From an optimization exercise on the open Yosys and OpenROAD flow, aimed at small area; shortcuts taken in it are not production practice.
For this run, only the layout was checked, not whether the RTL still works.
Power is estimated from default activity; no workload was simulated.

## flow/constraint.sdc

```tcl
create_clock -name core_clock -period 20.0 [get_ports {clk}]
set_input_delay 4.0000 -clock core_clock [delete_from_list [all_inputs] [get_ports {clk}]]
set_output_delay 4.0000 -clock core_clock [all_outputs]
set_load 0.01 [all_outputs]
```

## flow/run.sh

```bash
#!/bin/bash
# synth_recipe.tcl (not shown) runs the flow's synth.tcl, then flattens the netlist and writes it again
# the make line also repeats each setting of config.mk as NAME=value (left out here)
make -C /OpenROAD-flow-scripts/flow DESIGN_CONFIG=/design/flow/config.mk WORK_HOME=/design/flow/orfs CLKGATE_MAP_FILE= SYNTH_SCRIPT=/design/flow/synth_recipe.tcl finish
```

## flow/config.mk

```make
export PLATFORM = sky130hd
export DESIGN_NAME = rangesensor
export DESIGN_NICKNAME = rangesensor
export VERILOG_FILES = /design/flow/design.v
export SDC_FILE = /design/flow/constraint.sdc
export NUM_CORES = 4
export LEC_CHECK = 0
export CAP_MARGIN = 20
export CORE_MARGIN = 2
export CORE_UTILIZATION = 40
export SLEW_MARGIN = 20
```

## flow/design.v

```verilog
module transmitter#(parameter CLKS_PER_BIT = 87)
  (
   input       clk,
   input       rst,
	input       enable,
   input [7:0] data, 
   output reg  tx,
   output      done
   );
	parameter IDLE      = 3'b000,
             START_BIT = 3'b001,
             DATA_BITS = 3'b010,
				 STOP_BIT  = 3'b011,
				 CLEANUP   = 3'b100;
   reg [2:0]    state;
   reg [31:0]   clk_count;
   reg [2:0]    bit_indx;
   reg [7:0]    data_reg;
   reg          done_reg;
   assign done = done_reg;
   always @(posedge clk)
    begin
      if (rst) begin
        state     <= IDLE;
        tx        <= 1'b1;
        done_reg  <= 1'b0;
        clk_count <= 0;
        bit_indx  <= 0;
        data_reg  <= 8'b0;
      end
      else
      case (state)
        IDLE:
          begin
            tx        <= 1'b1;          
            done_reg  <= 1'b0;
            clk_count <= 0;
            bit_indx  <= 0;
            if (enable == 1'b1)
              begin
                data_reg   <= data;
                state      <= START_BIT;
              end
            else
              state <= IDLE;
          end  
        START_BIT:
          begin
            tx <= 1'b0;
            if (clk_count < CLKS_PER_BIT-1)
              begin
                clk_count <= clk_count + 1;
                state     <= START_BIT;
              end
            else
              begin
                clk_count <= 0;
                state <= DATA_BITS;
              end
          end  
        DATA_BITS:
          begin
            tx <= data_reg[bit_indx];
            if (clk_count < CLKS_PER_BIT-1)
              begin
                clk_count <= clk_count + 1;
                state     <= DATA_BITS;
              end
            else
              begin
                clk_count <= 1'b0;
                if (bit_indx < 7)
                  begin
                    bit_indx <= bit_indx + 1'b1;
                    state    <= DATA_BITS;
                  end
                else
                  begin
                    bit_indx <= 0;
                    state    <= STOP_BIT;
                  end
              end
          end  
        STOP_BIT:
          begin
            tx <= 1'b1;
            if (clk_count < CLKS_PER_BIT-1)
              begin
                clk_count <= clk_count + 1;
                state     <= STOP_BIT;
              end
            else
              begin
                done_reg     <= 1'b1;
                clk_count    <= 0;
                state        <= CLEANUP;
              end
          end  
        CLEANUP:
          begin
            done_reg <= 1'b0;
            state    <= IDLE;
          end
        default :
          state <= IDLE;
      endcase
    end
endmodule
module uart #(parameter DEVICES = 2)
   (
    input  wire                clk,
    input  wire                rst,
    input  wire                rx,
    input  wire[DEVICES*8-1:0] data_send,
    output wire                tx
    );
   parameter c_CLKS_PER_BIT = 5208;
   reg[7:0] data_tx;
   reg      enable;
	wire done_tx;
   transmitter #(.CLKS_PER_BIT(c_CLKS_PER_BIT)) transmitter_inst 
   (
		.clk(clk), 
		.rst(rst), 
		.enable(enable), 
		.data(data_tx), 
		.tx(tx), 
		.done(done_tx)
	);
   reg[2:0] i;
   always @(posedge clk)
    begin
      if (rst) begin
         data_tx <= 8'd0;
         enable <= 1'b0;
         i <= 3'd0;
      end
      else begin
         data_tx <= data_send[i*8+:8];
         enable <= 1; 
         if(done_tx)
            i <= i + 1'b1;
         if(i == DEVICES)
            i <= 1'b0;
      end
    end
endmodule
module rangesensor #(parameter DEVICES = 2)
(
                   input  wire                   clk,
                   input  wire                   rst,
                   input  wire                   rx, 
                   input  wire [DEVICES-1:0]     echo,
                   output wire                   tx,
                   output wire [DEVICES-1:0]     trigger,
                   output wire [DEVICES*7-1:0]   segments,
                   output wire [DEVICES*4-1:0]   digit_num
);
wire[DEVICES*4-1:0] digit1;
wire[DEVICES*4-1:0] digit2;
wire[DEVICES*4-1:0] digit3;
wire[DEVICES*4-1:0] digit4;
wire[DEVICES*8-1:0] range;
uart #(.DEVICES(DEVICES)) uart_inst(
                           .clk(clk),
                           .rst(rst),
                           .rx(rx), 
                           .tx(tx),
                           .data_send(range));
genvar i;
generate 
    for (i = 0; i < DEVICES; i = i + 1) begin : loopname
      ranging_module pulse_num(clk,
                               echo[i],
                               rst,
                               trigger[i],
                               digit1[(i+1)*4-1:i*4],
                               digit2[(i+1)*4-1:i*4],
                               digit3[(i+1)*4-1:i*4],
                               digit4[(i+1)*4-1:i*4],
                               range[(i+1)*8-1:i*8]);
      indicator indicator(clk,
                          rst,
                          digit1[(i+1)*4-1:i*4],
                          digit2[(i+1)*4-1:i*4],
                          digit3[(i+1)*4-1:i*4],
                          digit4[(i+1)*4-1:i*4],
                          segments[(i+1)*7-1:i*7],
                          digit_num[(i+1)*4-1:i*4]);
    end
endgenerate  
endmodule
module ranging_module(
                    input wire       clk,
                    input wire       echo,
                    input wire       rst,
                    output reg       trigger,
                    output wire[3:0] digit1,
                    output wire[3:0] digit2,
                    output wire[3:0] digit3,
                    output wire[3:0] digit4,
                    output wire[7:0] range
);
parameter [1:0] START          = 2'b00,
                TRIG           = 2'b01,
                ECHO_LISTENING = 2'b11,
                ECHO_COUNT     = 2'b10;
reg[1:0] state;
reg[26:0] counter;
reg[7:0] pulse_width;
reg[8:0] pulse_counter;
reg[7:0] cm_counter;
reg       enable_count;
reg [8:0] clock_reg2;
reg [3:0] digit1_reg;
reg [3:0] digit2_reg;
reg [3:0] digit3_reg;
reg [3:0] digit4_reg;
reg [3:0] cnt1;
reg [3:0] cnt2;
reg [3:0] cnt3;
reg [3:0] cnt4;
always @(posedge clk)
begin
   if (rst) begin
      pulse_counter <= 1'b0;
      cm_counter <= 1'b0;
   end
   else if (enable_count == 1'b1) begin
      pulse_counter <= pulse_counter + 1'b1;
      if(pulse_counter == 9'b1_0010_0100)  
         cm_counter <= cm_counter + 1'b1;
   end
   else begin
      pulse_counter <= 'b0;
      cm_counter <= 1'b0;
   end
   if(rst)
      begin
         counter <= 1'b0;
         trigger <= 1'b0;
         state <= START;
         enable_count <= 1'b0;
         pulse_width <= 8'd0;
      end
   else begin
   if(counter != 0)
      counter <= counter - 1'b1;
  case(state)
  START:
   begin
      pulse_counter <= 1'b0;
      enable_count <= 1'b0;
      counter <= 23'b100_1100_0100_1011_0100_0000;  
      state <= TRIG;
   end
  TRIG:
   begin
      if(counter == 0)
         begin
            trigger <= 1'b1;
            counter <= 10'b10_1110_1110; 
            state <= ECHO_LISTENING;
         end
   end
  ECHO_LISTENING:
   begin
      if(counter == 0)
         begin
            trigger <= 1'b0;
            if(prev_echo == 1'b0 && echo == 1'b1)
            begin
               counter <= 23'b100_1100_0100_1101_1010_0000;
               state <= ECHO_COUNT;
            end
         end
   end
  ECHO_COUNT:
   begin
      enable_count <= 1'b1;
      if(prev_echo == 1'b1 && echo == 1'b0)
         begin
            pulse_width <= cm_counter;
            state <= START;
         end
      else if(counter == 0)
         state <= START;
   end  
  default:
   begin
      enable_count <= 1'b0;
      trigger <= 1'b0;
      state <= START;
   end
  endcase
  end
  end
reg prev_echo;
always @(posedge clk)
begin
    if (rst)
       prev_echo <= 1'b0;
    else
       prev_echo <= echo;
end
always @(posedge clk)
begin
 if (rst) begin
   clock_reg2 <= 9'b0;
   cnt1 <= 4'd0;
   cnt2 <= 4'd0;
   cnt3 <= 4'd0;
   cnt4 <= 4'd0;
   digit1_reg <= 4'd0;
   digit2_reg <= 4'd0;
   digit3_reg <= 4'd0;
   digit4_reg <= 4'd0;
 end
 else begin
   clock_reg2 <= clock_reg2 + 1'b1;
   if(prev_echo == 1'b0 && echo == 1'b1)
   begin
      clock_reg2 <= 9'b0;
      cnt1 <= 4'd0;
      cnt2 <= 4'd0;
      cnt3 <= 4'd0;
      cnt4 <= 4'd0;
   end
 if(clock_reg2 == 9'b100100100) 
 begin
     clock_reg2 <= 9'b0;
     if(cnt1 != 9) begin
      cnt1 <= cnt1 + 1'd1;
     end 
     else if(cnt2 != 9) begin
       cnt1 <= 1'd0;
       cnt2 <= cnt2 + 1'd1;
     end
     else if(cnt3 != 9) begin
       cnt2 <= 1'd0;
       cnt3 <= cnt3 + 1'd1;
     end
     else begin
       cnt3 <= 1'd0;
       cnt4 <= cnt4 + 1'd1;
      end
end
if(prev_echo == 1'b1 && echo == 1'b0)
 begin
   digit1_reg <= cnt1;
   digit2_reg <= cnt2;
   digit3_reg <= cnt3;
   digit4_reg <= cnt4;
 end
 end
end
assign digit1 = digit1_reg;
assign digit2 = digit2_reg;
assign digit3 = digit3_reg;
assign digit4 = digit4_reg;
assign range = pulse_width;
endmodule
module indicator(input wire clock,
                 input wire rst,
                 input wire[3:0] digit1,
                 input wire[3:0] digit2,
                 input wire[3:0] digit3,
                 input wire[3:0] digit4,
                 output wire[6:0] segments,
                 output wire[3:0] digit_num
);
reg[6:0] segments_reg;
assign segments = segments_reg;
reg [15:0] div;                 
reg strob_100hz; 
reg[3:0]data; 
reg[3:0] digit_num_reg;
assign digit_num = digit_num_reg;
wire [3:0] digits[4:0];
assign digits[0] = digit1;
assign digits[1] = digit2;
assign digits[2] = digit3;
assign digits[3] = digit4;
always @ (posedge clock) begin
    if (rst)
        digit_num_reg <= 4'b0111;
    else if (strob_100hz) begin
        digit_num_reg <= {digit_num_reg [2:0], digit_num_reg[3]};
    end
end
always @(posedge clock) begin
  if (rst)
    segments_reg <= 7'b0000000;
  else
  case(data)
   4'd0:  segments_reg <= 7'b0111111;
   4'd1:  segments_reg <= 7'b0000110;
   4'd2:  segments_reg <= 7'b1011011;
   4'd3:  segments_reg <= 7'b1001111;
   4'd4:  segments_reg <= 7'b1100110;
   4'd5:  segments_reg <= 7'b1101101;
   4'd6:  segments_reg <= 7'b1111101;
   4'd7:  segments_reg <= 7'b0000111;
   4'd8:  segments_reg <= 7'b1111111;
   4'd9:  segments_reg <= 7'b1101111;
  endcase
end
always @ (posedge clock) begin
    if (rst) begin
        div <= 16'd0;
        strob_100hz <= 1'b0;
    end else if (div == 50000) begin
        div <= 0;
        strob_100hz <= 1'b1;
    end else begin
        strob_100hz <= 1'b0;
        div <= div+ 1'b1;
    end
end
integer i;
always @ (posedge clock)
begin
        if (rst)
            data <= 4'd6;
        else
        for (i=0; i<4; i=i+1) begin
            if (!digit_num_reg[i]) begin
               data <= digits[i];
            end
         end
end
endmodule
```

Fig. 1: M1 wires
Supply wires on this layer in grey.
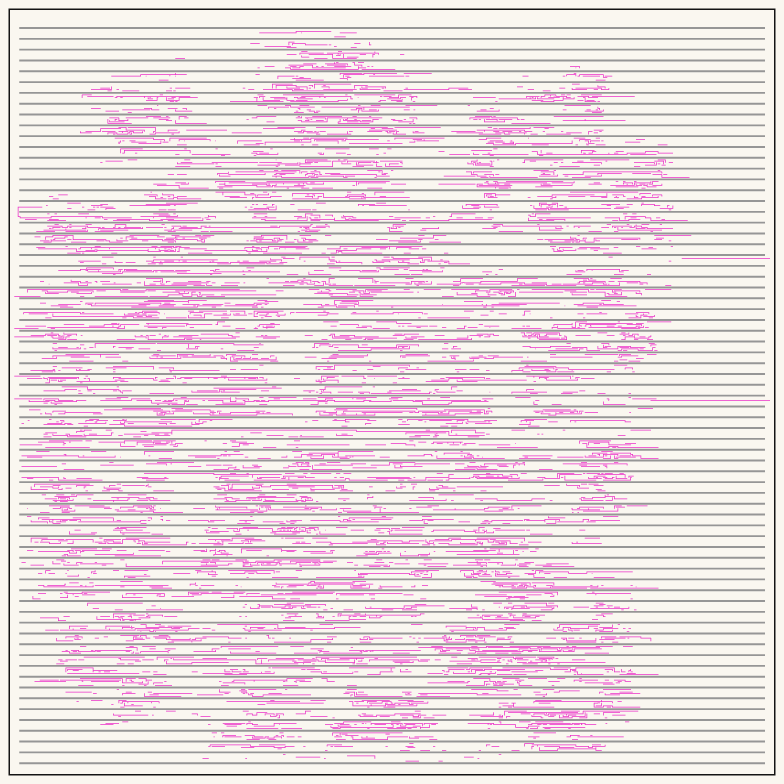
The layer holds 51% of the routed length. 1610 nets have wire on it.

==> notes.md <==
* Sequential fraction of the synthesis area at between 40% and 50%
* Worst skew pair latency at 0.51 ns
* Die Y at about 190 um
* Outcome: finished clean
* CP max FO at 8
* Worst flop-to-flop path startpoint: loopname[0].pulse_num.counter[5]$_SDFF_PP0_
* Async SR Flop Fraction at 0%
* Syn_area_per_cell at approximately 8.5 um2
* Root Buffer: clkbuf_16
* Clk_skew at around 0.011 ns
* Area added between synthesis and finish at 12.6%
* #FFs+latches synth at 320
* Layout Nets at 1703
* Final period util at a little under 30%
* Starting DRT DRC Count at 434
* Post-cts sizing count at 0
* CTS Buf Count at 36
* Cell taking the most area after synthesis: dfxtp_1
* VDD IR max at 0.0559 mV
* Worst r2r path cells at 6
* Hold Crit Depth at 2
* Min Tclk post-route at 5.81 ns
* Vias in the first global route at ~10000
* Routed Antenna Nets at 0
* Post-Route Setup TNS at 0 ns
* CP endpoint kind: register
* Htree depth at 2
* Slew at the pin closest to its max-slew limit at roughly 0.92 ns
* Fin. Hold Viols at 0
* Top post-synthesis cells by count: 320 x dfxtp_1, 258 x nor2_1, 188 x nand2_1
* Antenna diodes at 0
* CTS Buffer Depth at 3
* HPWL after DPL at between 15000 and 20000 um
* Io pins at 30
* Final-report setup violation count at 0
* R2R Setup Slk at approximately 17 ns
* Clock Sinks at 320
* Worst setup margin at between 10 and 15 ns
* Synth Instances at 1667
* Post-route insts no fill at 2141
* Yosys Warn Count at 4
* Pre-CTS setup slack at ~14 ns
Fig. 2: metal 2
Bar = 50 um.
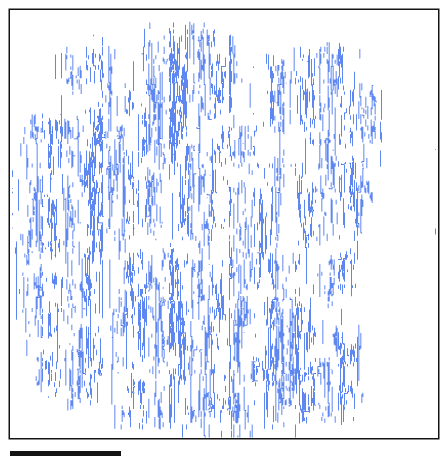
The longest straight run is 47.9 um. The wires run mostly vertical. 1364 nets have wire on it. The layer carries 12400 um of wire.

per-stage QoR:
stage / util, % / area, um2 / hold WS [ns]
6_report: 46.0 / 16000 / 0.433
3_3_place_gp: 42.6 / 14800 / 0.425
5_1_grt: 46.0 / 16000 / 0.451
3_5_place_dp: 42.6 / 14800 / 0.427
4_1_cts: 46.0 / 16000 / 0.431
2_1_floorplan: - / 14200 / 0.417
critical path, stage by stage:
cell	delay (ns)
clkdlybuf4s50_1	0.54
nor2b_1	0.68
nand3_1	0.16
nor3_1	0.26
a21oi_1	0.24
a221oi_1	0.32
power by group:
group          switching, mW  internal (mW)
Sequential            0.0150          0.651
Clock                  0.249          0.407
Combinational         0.0554         0.0380
how the worst max path moves through the flow:
stage | startpoint | slack [ns] | to | depth (start not counted)
after detailed placement | echo[0] | 13.71 | loopname[0].pulse_num.counter[8]$_SDFF_PP0_ | 6
after floorplan | echo[1] | 14.74 | loopname[1].pulse_num.pulse_width[0]$_SDFFE_PP0P_ | 6
after global routing | echo[0] | 13.97 | loopname[0].pulse_num.counter[8]$_SDFF_PP0_ | 6
after CTS | loopname[0].indicator.digit_num_reg[3]$_SDFFE_PP0P_ | 14.18 | digit_num[3] | 1
final | echo[0] | 14.19 | loopname[0].pulse_num.counter[8]$_SDFF_PP0_ | 6
after global placement | echo[0] | 13.75 | loopname[0].pulse_num.counter[8]$_SDFF_PP0_ | 6
layout by cell type (no fill, tap or decap), types with 6 or more instances in the layout:
| cell type | n |
|---|---|
| nand3_1 | 57 |
| nand4_1 | 26 |
| a31oi_1 | 10 |
| nor3_1 | 33 |
| a211oi_1 | 20 |
| nand3b_1 | 11 |
| mux2i_1 | 46 |
| or4_1 | 8 |
| and4_1 | 9 |
| nor2b_1 | 24 |
| clkbuf_16 | 37 |
| and3_1 | 31 |
| o21ai_0 | 38 |
| nor4b_1 | 6 |
| nor2_1 | 258 |
| nand2_1 | 188 |
| and2_1 | 7 |
| inv_1 | 42 |
| ha_1 | 33 |
| or3_1 | 16 |
| a21oi_1 | 133 |
| xor2_1 | 72 |
| nand2b_1 | 17 |
| buf_4 | 11 |
| nor3b_1 | 8 |
| xnor2_1 | 62 |
| nor4_1 | 27 |
| dfxtp_1 | 320 |
| clkbuf_1 | 10 |
| clkdlybuf4s50_1 | 27 |
kinds of logic after synthesis:
kind of cell	share of synthesized area, %
and+or+nand+nor	25.9
DFF	45.2
AOI/OAI and AO/OA	10.4
xor gates and xnor gates	8.40
buffers and inverters	3.37
muxes	3.81
adders and majority gates	2.91
routing by layer:
metal	vias up	GRT usage, %	part of all wire, %	routed length [um]
met5	-	0	0	0
met4	0	4.64	2.1	580
met3	41	2.67	3.1	863
met2	104	25.7	44	12400
met1	5102	20.6	51	14200
li1	5728	-	-	-
final cells by class:
class / count / area, um2
flip-flops and latches: 320 / 6410
inverters: 42 / 158
clock inverters: 7 / 135
clock buffers: 52 / 1030
repair buffers: 38 / 353
fillers: 3402 / 18800
well taps: 455 / 569
multi-input cells: 1227 / 7310

afterwards: timing with drivers on the ports:
The flow's constraints put no driver on any port. The routed layout listed below was extracted and timed again, unchanged, in two steps. Step 1 sets driving cells, clkbuf_16 on the clock port and buf_2 on the other inputs (assumed; they add their load-dependent delay and slew). Step 2 adds t to the input delays and takes it off the output delays; t is the mean of the earliest and latest rising clock arrival at the registers after step 1. Input paths then give back, and output paths get back, about the clock's delay inside the block. Three values: ideal ports, drivers, drivers and shift; two values: the first two.
t, ns: 0.550
setup slack, ns: 14.193 / 14.171 / 13.638
hold slack, ns: 0.433 / 0.433 / 0.433
worst register clock-pin slew, ns: 0.06 / 0.06
After both steps this run still meets setup and hold. For this run, drivers alone change the setup slack by -0.022 ns; drivers and shift together by -0.555 ns.
